This is an optimization exercise on Yosys and OpenROAD, whose aim is small area, not a production implementation.
Only simulation tests tie the RTL to the original design; equivalence was not proved.
Some runs may be left out. An edit can pass the tests and still lose a function that they never use.
The clock cells of run 4 come from the design's own scripts or RTL, not from TritonCTS.
No driver is modelled on the clock port, so clock power and skew are understated where the tree is cut down; a real chip needs a root buffer or a tree.

Fig. 1: run 1, wire density map
Drawn at 2 px/micron. The die is cut into 31 by 31 equal tiles; black is low, pale yellow is high, scaled to the fullest tile. Values are wire area over tile area, all layers added.
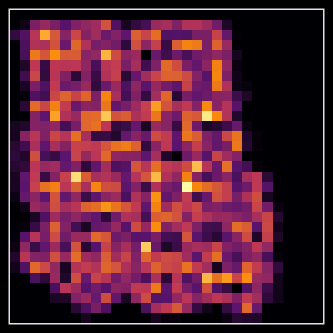
Fig. 2: run 1, sizing map
Drawn at 2 px/micron.
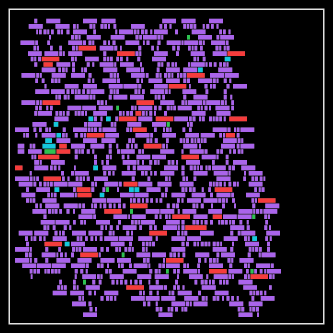
Fig. 3: run 1, routed metal, one color a layer
Drawn at 3 px/micron. Two of the layers only.
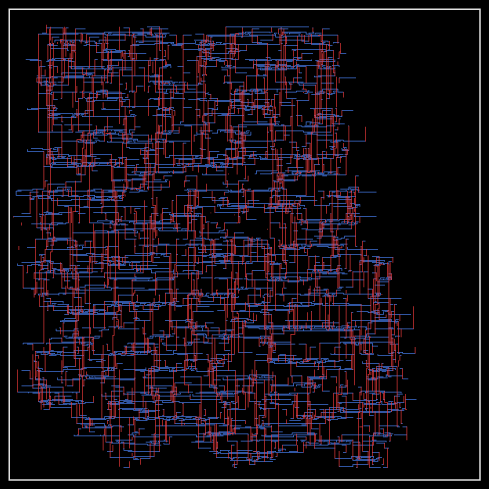
==> flow/design.v <==
module sensor_if(input sens_active,reset,clk,output passed);
reg [255-1:0] shift_reg;
reg compleated,uninterupted;
  always @(posedge clk) begin
  if(~reset && sens_active && ~uninterupted)begin
      shift_reg <= {shift_reg[255-2:0], sens_active};
      if(shift_reg[255-1])begin
        uninterupted = 1;
        shift_reg <= 0;
      end
    end  
    if(~reset && uninterupted && ~sens_active)begin
      shift_reg <= {shift_reg[255-2:0], ~sens_active};
    end if(uninterupted && shift_reg[255-1] && ~sens_active) begin
      compleated = 1;
    end
    if(reset) begin
      shift_reg <= 0;
      compleated = 0;
      uninterupted = 0;
    end
  end
  assign passed = compleated;
endmodule
==> flow/run.sh <==
#!/bin/bash
# synth_recipe.tcl (not shown) runs the flow's synth.tcl, then flattens the netlist and writes it again
# the make line also repeats each setting of config.mk as NAME=value (left out here)
make -C /OpenROAD-flow-scripts/flow DESIGN_CONFIG=/design/flow/config.mk WORK_HOME=/design/flow/orfs CLKGATE_MAP_FILE= SYNTH_SCRIPT=/design/flow/synth_recipe.tcl finish
==> flow/config.mk <==
export PLATFORM = sky130hd
export DESIGN_NAME = sensor_if
export DESIGN_NICKNAME = sensor_if
export VERILOG_FILES = /design/flow/design.v
export SDC_FILE = /design/flow/constraint.sdc
export NUM_CORES = 4
export LEC_CHECK = 0
export CAP_MARGIN = 20
export CORE_MARGIN = 2
export CORE_UTILIZATION = 40
export SLEW_MARGIN = 20
==> flow/constraint.sdc <==
create_clock -name core_clock -period 5.0 [get_ports {clk}]
set_input_delay 1.0000 -clock core_clock [delete_from_list [all_inputs] [get_ports {clk}]]
set_output_delay 1.0000 -clock core_clock [all_outputs]
set_load 0.01 [all_outputs]
==> flow_metrics.tcl, run 1 <==
set metrics [dict create \
    outcome "timing/DRC/antenna clean" \
    syn-instance-count 1143 \
    fin_util_pct 44.8 \
    rows 55 \
    cp.arrival_ns 2.96 \
    swShare_pct 21.5 \
    synthMuxAreaShare_pct 0 \
    ctsResizeCount 0 \
    cts_tree "done" \
    post_drt_wl_per_cell_microns 12.1 \
    finalCritPeriodShare_pct 50.3 \
    synthSimpleGateAreaFrac_pct 10.6 \
    hold_class "flip-flop to flip-flop" \
    syn_area_per_cell_sq_um 8.13 \
    regToRegEndpoint "shift_reg[160]" \
    critPathCapture "shift_reg[199]" \
    critPathLaunchType "input port" \
    final_max_slew_viol_count 0 \
    syn_nets 1146 \
    hold_depth 2 \
    synth_warnings 1 \
    multi_input_comb_area_sq_mm 0.00357 \
    setup_tns_ns 0 \
    grt_start_max_net_pins 158 \
    grt_pass1_vias 6557 \
    power_mw 4.08 \
    cp_slowest_cell "clkdlybuf4s50_1" \
    multi_input_cells 772 \
    nNonClkBuffers 21 \
]
Back to the opening pictures, Fig. 1:
fullest tile: 0.39
nearly empty tiles: 28%
emptiest ninth of the die: upper right
densest ninth of the die: center
mean over tiles: 0.11

Back to the opening pictures, Fig. 2:
[x2] green | cells: 11 | share: 1.0%
[x1 and smaller] purple | cells: 1034 | share: 94%
[x3 and x4] cyan | cells: 15 | share: 1.4%
[x6 and larger] red | cells: 40 | share: 3.6%

Back to the opening pictures, Fig. 3:
[M2] red | wire length: 7460 microns
[M1] blue | wire length: 8530 microns

Fig. 4: run 1, clock distribution
Drawn at 2 px/micron.
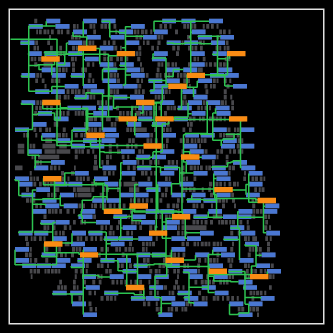

==> run 1 -> run 2 <==
==> flow/design.v (replaced) <==
module sensor_if(input sens_active, reset, clk, output passed);
  reg [9:0] v;
  wire step = ~v[9] & (sens_active ^ v[8]);
  wire [9:0] t;
  assign t[0] = step;
  genvar i;
  generate for (i = 1; i < 10; i = i + 1) begin : g
    assign t[i] = t[i-1] & v[i-1];
  end endgenerate
  always @(posedge clk) begin
    if (reset) v <= 10'd0;
    else v <= v ^ t;
  end
  assign passed = v[9];
endmodule
--- a/flow/config.mk
+++ b/flow/config.mk
@@ -6,6 +6,6 @@
 export NUM_CORES = 4
 export LEC_CHECK = 0
 export CAP_MARGIN = 20
-export CORE_MARGIN = 2
-export CORE_UTILIZATION = 40
+export CORE_AREA = 5 5 65 65
+export DIE_AREA = 0 0 70 70
 export SLEW_MARGIN = 20
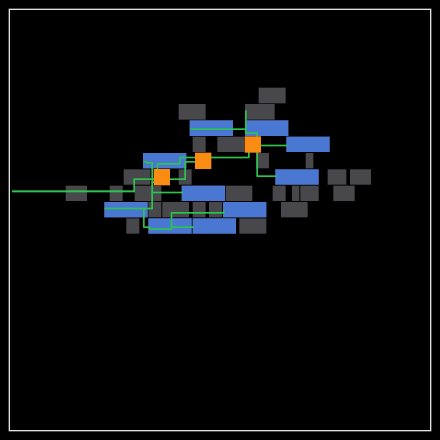
Fig. 5. Clock distribution (run 2).
Drawn at 6 px/micron.
[flip-flops] blue | count: 10
[clock wires] green | length: 133 microns
[clock-net drivers] orange | count: 3
routed clock nets: 4
flops lie: center

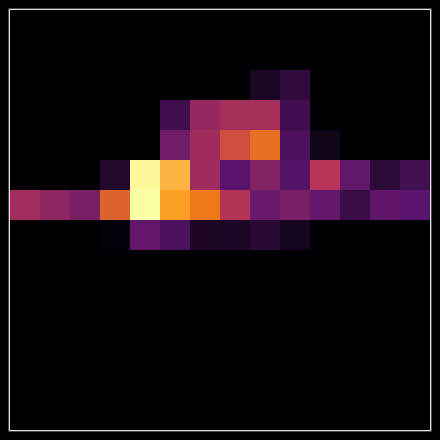
Fig. 6. Wire density map (run 2).
Drawn at 6 px/micron. The die is cut into 14 by 14 equal tiles; black is low, pale yellow is high, scaled to the fullest tile. Values are wire area over tile area, all layers added.
nearly empty tiles: 78%
densest ninth of the die: center
tiles over half the peak: 4.1%

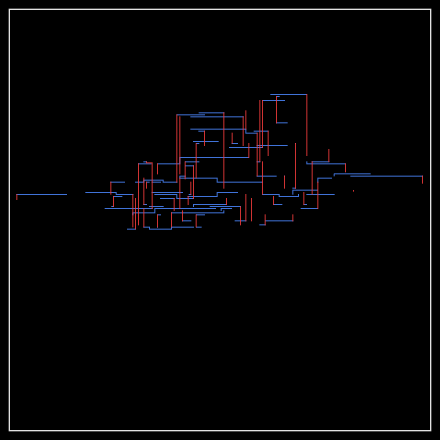
Fig. 7. Routed metal, one color a layer (run 2).
Drawn at 6 px/micron. Two of the layers only.
[M2] red | wire length: 217 microns
[M1] blue | wire length: 277 microns

==> flow_metrics.tcl, run 2 <==
set metrics [dict create \
    grt_pass1_vias 265 \
    setup_tns_ns 0 \
    r2r_start "v[8]" \
    clock_path_buffers 2 \
    regToRegEndpoint "v[8]" \
    post_drt_wl_per_cell_microns 6.32 \
    syn_area_per_cell_sq_um 12.3 \
    synthSimpleGateAreaFrac_pct 16.2 \
    syn-instance-count 32 \
    avgViaCountPerCell 2.69 \
    cp_slowest_cell "clkdlybuf4s50_1" \
    critPathCapture "v[8]" \
    synth_top_area_share_pct 50.8 \
    stdcell_count 85 \
    inverters_excl_clock 0 \
    p_comb_mw 0.00625 \
    whs_ns 0.555 \
    ant_nets 0 \
    grt_start_max_net_pins 11 \
    critPathLaunchType "input port" \
    hold_depth 2 \
    hold_class "flip-flop to flip-flop" \
    synth_area_sq_um 394 \
    die_area_sq_mm 0.00490 \
    fin_util_pct 15.2 \
    peakVddDrop_mv 0.0602 \
    synth_warnings 1 \
    ctsResizeCount 0 \
    biggestCellCategory "sequential cells" \
    final_max_slew_viol_count 0 \
    final_cell_mix "dfxtp_1 (10), nor2b_1 (9), ha_1 (9), clkbuf_4 (3), clkdlybuf4s50_1 (3)" \
    outcome "timing/DRC/antenna clean" \
    core_sq_mm 0.00342 \
    cts_tree "done" \
    rows 21 \
    crit_path_cell_trace "clkdlybuf4s50_1 -> xnor2_1 -> nor2_1 -> ha_1 -> ha_1 -> ha_1 -> ha_1 -> ha_1 -> ha_1 -> ha_1 -> ha_1 -> ha_1 -> nor2b_1" \
    gp_congestion 0.558 \
    nNonClkBuffers 3 \
    synthMuxAreaShare_pct 0 \
    swShare_pct 18.4 \
    power_mw 0.158 \
    max_stage_delay_ns 0.47 \
    multi_input_cells 22 \
    multi_input_comb_area_sq_um 194 \
    grt_first_pass_wirelength_microns 1010 \
    syn_nets 44 \
    hold_buffers 0 \
    cp.arrival_ns 3.50 \
    finalCritPeriodShare_pct 67.3 \
    clk_share_pct 7.00 \
    antenna_found_initial 0 \
    tightestPinTransition_ns 0.328 \
]
Fig. 8: run 2, sizing map
Drawn at 6 px/micron.
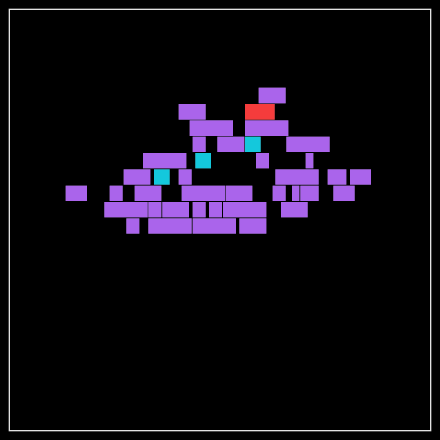

--- run 3 (changed files replaced; the others as in run 2) ---
removed: flow/run.sh
==> flow/design.v <==
module sensor_if(input sens_active, reset, clk, output passed);
  reg  [9:0] q;
  wire [8:0] n = q[8:0] ^ 9'b1_0101_0101;
  wire [9:0] t;                           
  assign t[0] = sens_active ^ n[8];
  genvar i;
  generate for (i = 1; i < 10; i = i + 1) begin : g_carry
    assign t[i] = t[i-1] & n[i-1];
  end endgenerate
  always @(posedge clk) begin
    if (reset) q <= 10'b01_0101_0101;
    else       q <= {q[9] | t[9], (n ^ t[8:0]) ^ 9'b1_0101_0101};
  end
  assign passed = q[9];
endmodule
==> flow/flow/run.sh <==
#!/bin/bash
# Own layout flow: the standard synthesis, then its netlist is swapped for
# the hand-mapped flow/netlist.v (same flip-flops, same instance names and
# cell type), then the standard ORFS steps from floorplan to finish, with
# 1x port buffers and a small clock tree.
set -euo pipefail
R=orfs/results/sky130hd/sensor_if/base

bash standard.sh synth > std_synth.log 2>&1

python3 flow/check_regs.py $R/1_2_yosys.v flow/netlist.v > check_regs.log 2>&1

cp $R/1_2_yosys.v std_1_2_yosys.v
cp flow/netlist.v $R/1_2_yosys.v
rm -f $R/1_synth.odb $R/1_synth.sdc
touch $R/1_2_yosys.v

export BUFFER_PORTS_ARGS="-buffer_cell sky130_fd_sc_hd__buf_1"
export CTS_ARGS="${CTS_ARGS_OVERRIDE:--sink_clustering_enable -repair_clock_nets -sink_clustering_size 30 -sink_clustering_max_diameter 100 -root_buf sky130_fd_sc_hd__clkbuf_2 -buf_list sky130_fd_sc_hd__clkbuf_2 -dont_use_dummy_load}"

bash standard.sh finish > std_finish.log 2>&1
==> flow/flow/check_regs.py <==
# Check that two netlists hold the same flip-flops: same instance names,
# same cell types. Usage: check_regs.py standard.v hand.v
import re, sys

def regs(path):
    text = open(path).read()
    out = {}
    for m in re.finditer(r'(sky130_fd_sc_hd__(?:df|sdf|edf)\w+)\s+(\\\S+|\w+)\s*\(', text):
        out[m.group(2)] = m.group(1)
    return out

a, b = regs(sys.argv[1]), regs(sys.argv[2])
print("standard:", sorted(a.items()))
print("hand:", sorted(b.items()))
if a != b:
    print("flip-flops differ")
    sys.exit(1)
print("flip-flops match:", len(a))
==> flow/flow/netlist.v <==
// Hand-mapped netlist of rtl/sensor_if.sv. The flip-flops keep the
// instance names the standard synthesis gives them.
// q[i] holds ~n[i] (even i < 9) or n[i] (odd i); q[9] is passed.
// tn* are active-low carries, t* active-high carries.
module sensor_if(sens_active, reset, clk, passed);
  input sens_active;
  input reset;
  input clk;
  output passed;
  wire q0, q1, q2, q3, q4, q5, q6, q7, q8;
  wire d0, d1, d2, d3, d4, d5, d6, d7, d8, d9;
  wire tn0, t1, tn2, t3, tn4, t5, tn6, t7, tn8, t9;
  wire x1, x3, x5, x7, y9;

  sky130_fd_sc_hd__xor2_1 u_tn0 (.A(sens_active), .B(q8), .X(tn0));

  sky130_fd_sc_hd__nor2_1  u_t1 (.A(q0), .B(tn0), .Y(t1));
  sky130_fd_sc_hd__a211o_1 u_d0 (.A1(q0), .A2(tn0), .B1(t1), .C1(reset), .X(d0));

  sky130_fd_sc_hd__nand2_1 u_tn2 (.A(q1), .B(t1), .Y(tn2));
  sky130_fd_sc_hd__o21ai_1 u_x1 (.A1(q1), .A2(t1), .B1(tn2), .Y(x1));
  sky130_fd_sc_hd__nor2_1  u_d1 (.A(reset), .B(x1), .Y(d1));

  sky130_fd_sc_hd__nor2_1  u_t3 (.A(q2), .B(tn2), .Y(t3));
  sky130_fd_sc_hd__a211o_1 u_d2 (.A1(q2), .A2(tn2), .B1(t3), .C1(reset), .X(d2));

  sky130_fd_sc_hd__nand2_1 u_tn4 (.A(q3), .B(t3), .Y(tn4));
  sky130_fd_sc_hd__o21ai_1 u_x3 (.A1(q3), .A2(t3), .B1(tn4), .Y(x3));
  sky130_fd_sc_hd__nor2_1  u_d3 (.A(reset), .B(x3), .Y(d3));

  sky130_fd_sc_hd__nor2_1  u_t5 (.A(q4), .B(tn4), .Y(t5));
  sky130_fd_sc_hd__a211o_1 u_d4 (.A1(q4), .A2(tn4), .B1(t5), .C1(reset), .X(d4));

  sky130_fd_sc_hd__nand2_1 u_tn6 (.A(q5), .B(t5), .Y(tn6));
  sky130_fd_sc_hd__o21ai_1 u_x5 (.A1(q5), .A2(t5), .B1(tn6), .Y(x5));
  sky130_fd_sc_hd__nor2_1  u_d5 (.A(reset), .B(x5), .Y(d5));

  sky130_fd_sc_hd__nor2_1  u_t7 (.A(q6), .B(tn6), .Y(t7));
  sky130_fd_sc_hd__a211o_1 u_d6 (.A1(q6), .A2(tn6), .B1(t7), .C1(reset), .X(d6));

  sky130_fd_sc_hd__nand2_1 u_tn8 (.A(q7), .B(t7), .Y(tn8));
  sky130_fd_sc_hd__o21ai_1 u_x7 (.A1(q7), .A2(t7), .B1(tn8), .Y(x7));
  sky130_fd_sc_hd__nor2_1  u_d7 (.A(reset), .B(x7), .Y(d7));

  sky130_fd_sc_hd__nor2_1  u_t9 (.A(q8), .B(tn8), .Y(t9));
  sky130_fd_sc_hd__a211o_1 u_d8 (.A1(q8), .A2(tn8), .B1(t9), .C1(reset), .X(d8));

  sky130_fd_sc_hd__nor2_1  u_y9 (.A(passed), .B(t9), .Y(y9));
  sky130_fd_sc_hd__nor2_1  u_d9 (.A(reset), .B(y9), .Y(d9));

  sky130_fd_sc_hd__dfxtp_1 \q[0]$_SDFF_PP1_  (.CLK(clk), .D(d0), .Q(q0));
  sky130_fd_sc_hd__dfxtp_1 \q[1]$_SDFF_PP0_  (.CLK(clk), .D(d1), .Q(q1));
  sky130_fd_sc_hd__dfxtp_1 \q[2]$_SDFF_PP1_  (.CLK(clk), .D(d2), .Q(q2));
  sky130_fd_sc_hd__dfxtp_1 \q[3]$_SDFF_PP0_  (.CLK(clk), .D(d3), .Q(q3));
  sky130_fd_sc_hd__dfxtp_1 \q[4]$_SDFF_PP1_  (.CLK(clk), .D(d4), .Q(q4));
  sky130_fd_sc_hd__dfxtp_1 \q[5]$_SDFF_PP0_  (.CLK(clk), .D(d5), .Q(q5));
  sky130_fd_sc_hd__dfxtp_1 \q[6]$_SDFF_PP1_  (.CLK(clk), .D(d6), .Q(q6));
  sky130_fd_sc_hd__dfxtp_1 \q[7]$_SDFF_PP0_  (.CLK(clk), .D(d7), .Q(q7));
  sky130_fd_sc_hd__dfxtp_1 \q[8]$_SDFF_PP1_  (.CLK(clk), .D(d8), .Q(q8));
  sky130_fd_sc_hd__dfxtp_1 \q[9]$_SDFF_PP0_  (.CLK(clk), .D(d9), .Q(passed));
endmodule
==> flow/standard.sh <==
#!/bin/bash
# synth_recipe.tcl (not shown) runs the flow's synth.tcl, then flattens the netlist and writes it again
# the make line also repeats each setting of config.mk as NAME=value (left out here)
make -C /OpenROAD-flow-scripts/flow DESIGN_CONFIG=/design/flow/config.mk WORK_HOME=/design/flow/orfs CLKGATE_MAP_FILE= SYNTH_SCRIPT=/design/flow/synth_recipe.tcl "${@:-finish}"
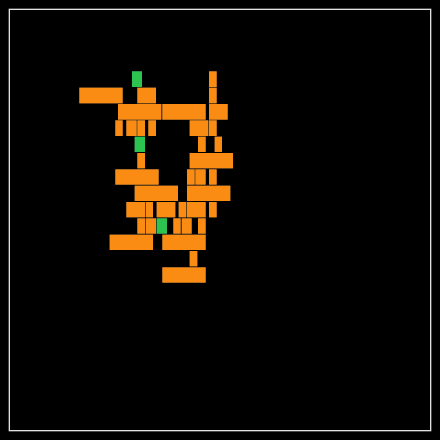
Fig. 9. Sizing map (run 3).
Drawn at 6 px/micron.
[x2] green | cells: 3 | share: 7.3%
[x1 and smaller] orange | cells: 38 | share: 93%

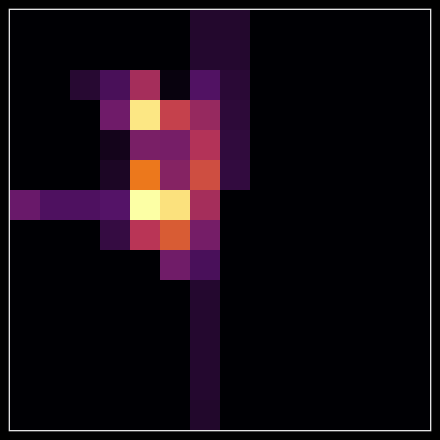
Fig. 10. Wire density map (run 3).
Drawn at 6 px/micron. The die is cut into 14 by 14 equal tiles; black is low, pale yellow is high, scaled to the fullest tile. Values are wire area over tile area, all layers added.
mean over tiles: 0.018
tiles over half the peak: 3.6%
nearly empty tiles: 78%
densest ninth of the die: center
fullest tile: 0.28

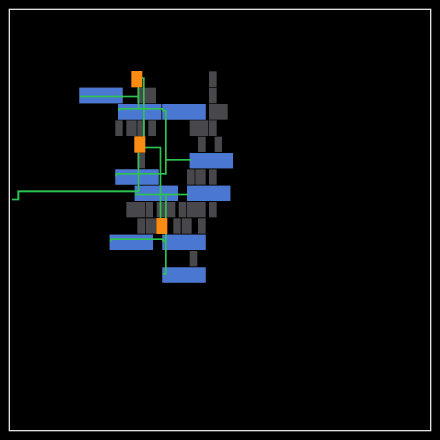
Fig. 11. Clock distribution (run 3).
Drawn at 6 px/micron.
[clock wires] green | length: 137 microns
[flip-flops] blue | count: 10
[clock-net drivers] orange | count: 3
routed clock nets: 4

==> flow_metrics.tcl, run 3 <==
set metrics [dict create \
    hold_class "flip-flop to flip-flop" \
    die_area_sq_mm 0.00490 \
    multi_input_cells 25 \
    synth_area_sq_um 329 \
    fin_util_pct 12.1 \
    clk_share_pct 3.64 \
    synth_warnings 1 \
    tightestPinTransition_ns 0.398 \
    post_drt_wl_per_cell_microns 6.66 \
    final_max_slew_viol_count 0 \
    biggestCellCategory "sequential cells" \
    cp.arrival_ns 2.71 \
    cp_slowest_cell "a211o_1" \
    grt_start_max_net_pins 11 \
    regToRegEndpoint "q[8]" \
    grt_pass1_vias 260 \
    max_stage_delay_ns 0.29 \
    critPathCapture "q[8]" \
    critPathLaunchType "input port" \
    syn_nets 38 \
    r2r_start "q[8]" \
    outcome "timing/DRC/antenna clean" \
    finalCritPeriodShare_pct 51.5 \
    crit_path_cell_trace "buf_1 -> xor2_1 -> nor2_1 -> nand2_1 -> nor2_1 -> nand2_1 -> nor2_1 -> nand2_1 -> nor2_1 -> nand2_1 -> a211o_1" \
    grt_first_pass_wirelength_microns 1080 \
    setup_tns_ns 0 \
    p_comb_mw 0.00413 \
    antenna_found_initial 0 \
    cts_tree "done" \
    ctsResizeCount 0 \
]
Fig. 12: run 3, routed metal, one color a layer
Drawn at 6 px/micron. Two of the layers only.
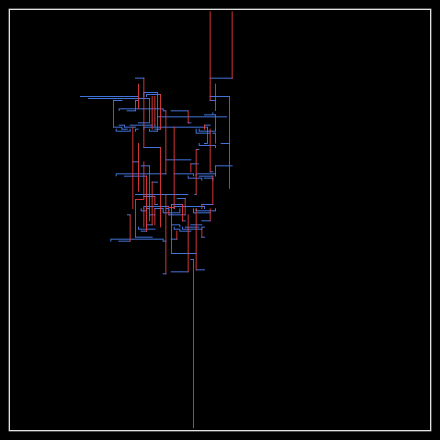

==> run 3 -> run 4 <==
==> flow/flow/run.sh (replaced) <==
#!/bin/bash
# Own layout flow: the standard synthesis, then its netlist is swapped for
# the hand-mapped flow/netlist.v (same flip-flops, same instance names and
# cell type), then the standard ORFS steps from floorplan to finish, with
# 1x port buffers and a one-buffer clock tree.
set -euo pipefail
R=orfs/results/sky130hd/sensor_if/base

bash standard.sh synth > std_synth.log 2>&1

python3 flow/check_regs.py $R/1_2_yosys.v flow/netlist.v > check_regs.log 2>&1

cp $R/1_2_yosys.v std_1_2_yosys.v
cp flow/netlist.v $R/1_2_yosys.v
rm -f $R/1_synth.odb $R/1_synth.sdc
touch $R/1_2_yosys.v

export BUFFER_PORTS_ARGS="-buffer_cell sky130_fd_sc_hd__buf_1"
# CTS builds a tree, then flow/onebuf.tcl replaces it with one clkbuf_4
# from the clock port to all ten flip-flops (10 sinks need no more).
export CTS_ARGS="-sink_clustering_enable -root_buf sky130_fd_sc_hd__clkbuf_2 -buf_list sky130_fd_sc_hd__clkbuf_2 -dont_use_dummy_load"
export POST_CTS_TCL=$PWD/flow/onebuf.tcl

bash standard.sh finish > std_finish.log 2>&1
==> flow/flow/onebuf.tcl (new file) <==
# Replace the clock tree with one buffer from the clock port to every
# flip-flop clock pin, placed at the centroid of the flip-flops.
set ckcell [expr {[info exists ::env(ONEBUF_CELL)] ? $::env(ONEBUF_CELL) : "sky130_fd_sc_hd__clkbuf_4"}]
set db [ord::get_db]
set block [ord::get_db_block]
set clkport [$block findBTerm clk]
set clknet [$clkport getNet]
# collect flip-flop clock pins reachable through the tree, delete tree buffers
set sinks {}
set todo [list $clknet]
set dead {}
while {[llength $todo]} {
  set n [lindex $todo 0]; set todo [lrange $todo 1 end]
  foreach it [$n getITerms] {
    if {[$it isInputSignal] == 0 && [$it getIoType] ne "INPUT"} { continue }
    set inst [$it getInst]
    set m [[$inst getMaster] getName]
    if {[string match "sky130_fd_sc_hd__clkbuf*" $m] || [string match "sky130_fd_sc_hd__clkinv*" $m]} {
      foreach o [$inst getITerms] { if {[$o getIoType] eq "OUTPUT" && [$o getNet] ne "NULL"} { lappend todo [$o getNet] } }
      lappend dead $inst
    } else {
      lappend sinks $it
    }
  }
}
set newnet [odb::dbNet_create $block clknet_onebuf]
$newnet setSigType CLOCK
set buf [odb::dbInst_create $block [$db findMaster $ckcell] clkbuf_onebuf]
set sx 0; set sy 0
foreach it $sinks {
  set b [[$it getInst] getBBox]
  set sx [expr {$sx + ([$b xMin] + [$b xMax]) / 2}]
  set sy [expr {$sy + ([$b yMin] + [$b yMax]) / 2}]
  $it disconnect
  $it connect $newnet
}
set nets_to_kill {}
foreach inst $dead {
  foreach o [$inst getITerms] { if {[$o getIoType] eq "OUTPUT" && [$o getNet] ne "NULL"} { lappend nets_to_kill [$o getNet] } }
  odb::dbInst_destroy $inst
}
foreach n $nets_to_kill { if {[llength [$n getITerms]] == 0 && [llength [$n getBTerms]] == 0} { odb::dbNet_destroy $n } }
[$buf findITerm A] connect $clknet
[$buf findITerm X] connect $newnet
set n [llength $sinks]
$buf setLocation [expr {$sx / $n}] [expr {$sy / $n}]
$buf setPlacementStatus PLACED
puts "onebuf: $ckcell drives $n clock pins, removed [llength $dead] tree cells"

detailed_placement
check_placement -verbose
estimate_parasitics -placement
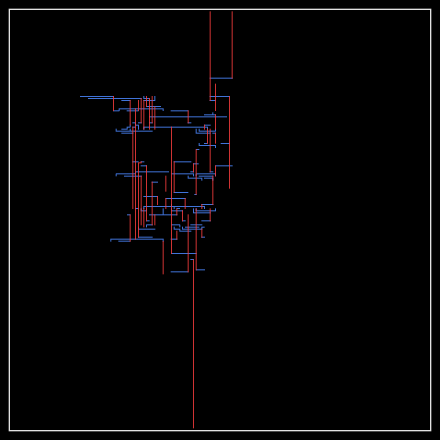
Fig. 13. Routed metal, one color a layer (run 4).
Drawn at 6 px/micron. Two of the layers only.
[M1] blue | wire length: 218 microns
[M2] red | wire length: 286 microns

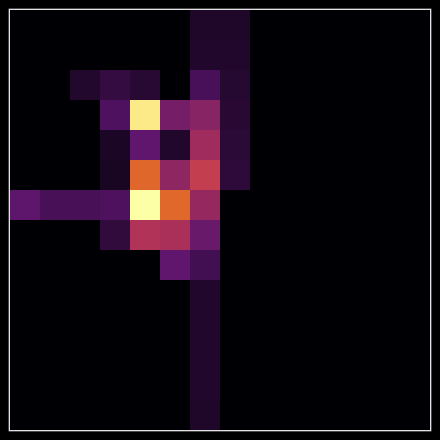
Fig. 14. Wire density map (run 4).
Drawn at 6 px/micron. The die is cut into 14 by 14 equal tiles; black is low, pale yellow is high, scaled to the fullest tile. Values are wire area over tile area, all layers added.
tiles over half the peak: 2.6%
fullest tile: 0.31
nearly empty tiles: 79%

==> flow_metrics.tcl, run 4 <==
set metrics [dict create \
    outcome "timing/DRC/antenna clean" \
    die_area_sq_mm 0.00490 \
    antenna_found_initial 0 \
    post_drt_wl_per_cell_microns 6.25 \
    fin_util_pct 11.9 \
    critPathCapture "q[8]" \
    grt_first_pass_wirelength_microns 1050 \
    multi_input_cells 25 \
    grt_pass1_vias 239 \
    regToRegEndpoint "q[8]" \
    tightestPinTransition_ns 0.399 \
    crit_path_cell_trace "buf_1 -> xor2_1 -> nor2_1 -> nand2_1 -> nor2_1 -> nand2_1 -> nor2_1 -> nand2_1 -> nor2_1 -> nand2_1 -> a211o_1" \
    synth_warnings 1 \
    hold_class "flip-flop to flip-flop" \
    setup_tns_ns 0 \
    r2r_start "q[8]" \
    synth_area_sq_um 329 \
    syn_nets 38 \
    finalCritPeriodShare_pct 52.7 \
    grt_start_max_net_pins 11 \
    max_stage_delay_ns 0.29 \
    biggestCellCategory "sequential cells" \
    p_comb_mw 0.00408 \
    cp.arrival_ns 2.70 \
    critPathLaunchType "input port" \
    cp_slowest_cell "a211o_1" \
]
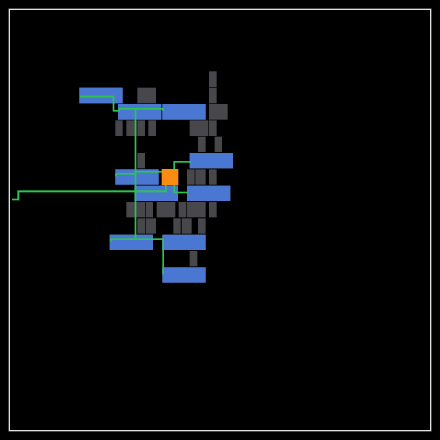
Fig. 15. Clock distribution (run 4).
Drawn at 6 px/micron.
[flip-flops] blue | count: 10
[clock-net drivers] orange | count: 1
[clock wires] green | length: 103 microns
routed clock nets: 2

re-timing with driven ports:
In the flow no input, the clock included, has a driving cell. The finished layouts below were timed again as built, in two steps. Step 1, drivers: a clkbuf_16 drives clk and a buf_2 each remaining input, both assumed. Step 2 also shifts input and output timing later by t, the mid clock arrival at the registers, as if the neighbouring blocks saw the same clock. Three values: ideal, step 1, step 2; two values: the first two.
| run | t (ns) | setup slack, ns | worst setup path at the end | clock arrival spread, ns | pins driven straight from the clock port |
|---|---|---|---|---|---|
| run 1 | 0.564 | 2.484 / 2.504 / 1.940 | input to register | 0.019 / 0.020 | 1 |
| run 2 | 0.274 | 1.634 / 1.624 / 1.351 | input to register | 0.005 / 0.005 | 1 |
| run 3 | 0.253 | 2.426 / 2.419 / 2.167 | input to register | 0.008 / 0.007 | 1 |
| run 4 | 0.176 | 2.366 / 2.360 / 2.183 | input to register | 0.001 / 0.001 | 1 |
After both steps every run listed still meets setup and hold. The setup slack of run 1, which loses most, moves by +0.020 ns with the drivers and by -0.544 ns with both steps.
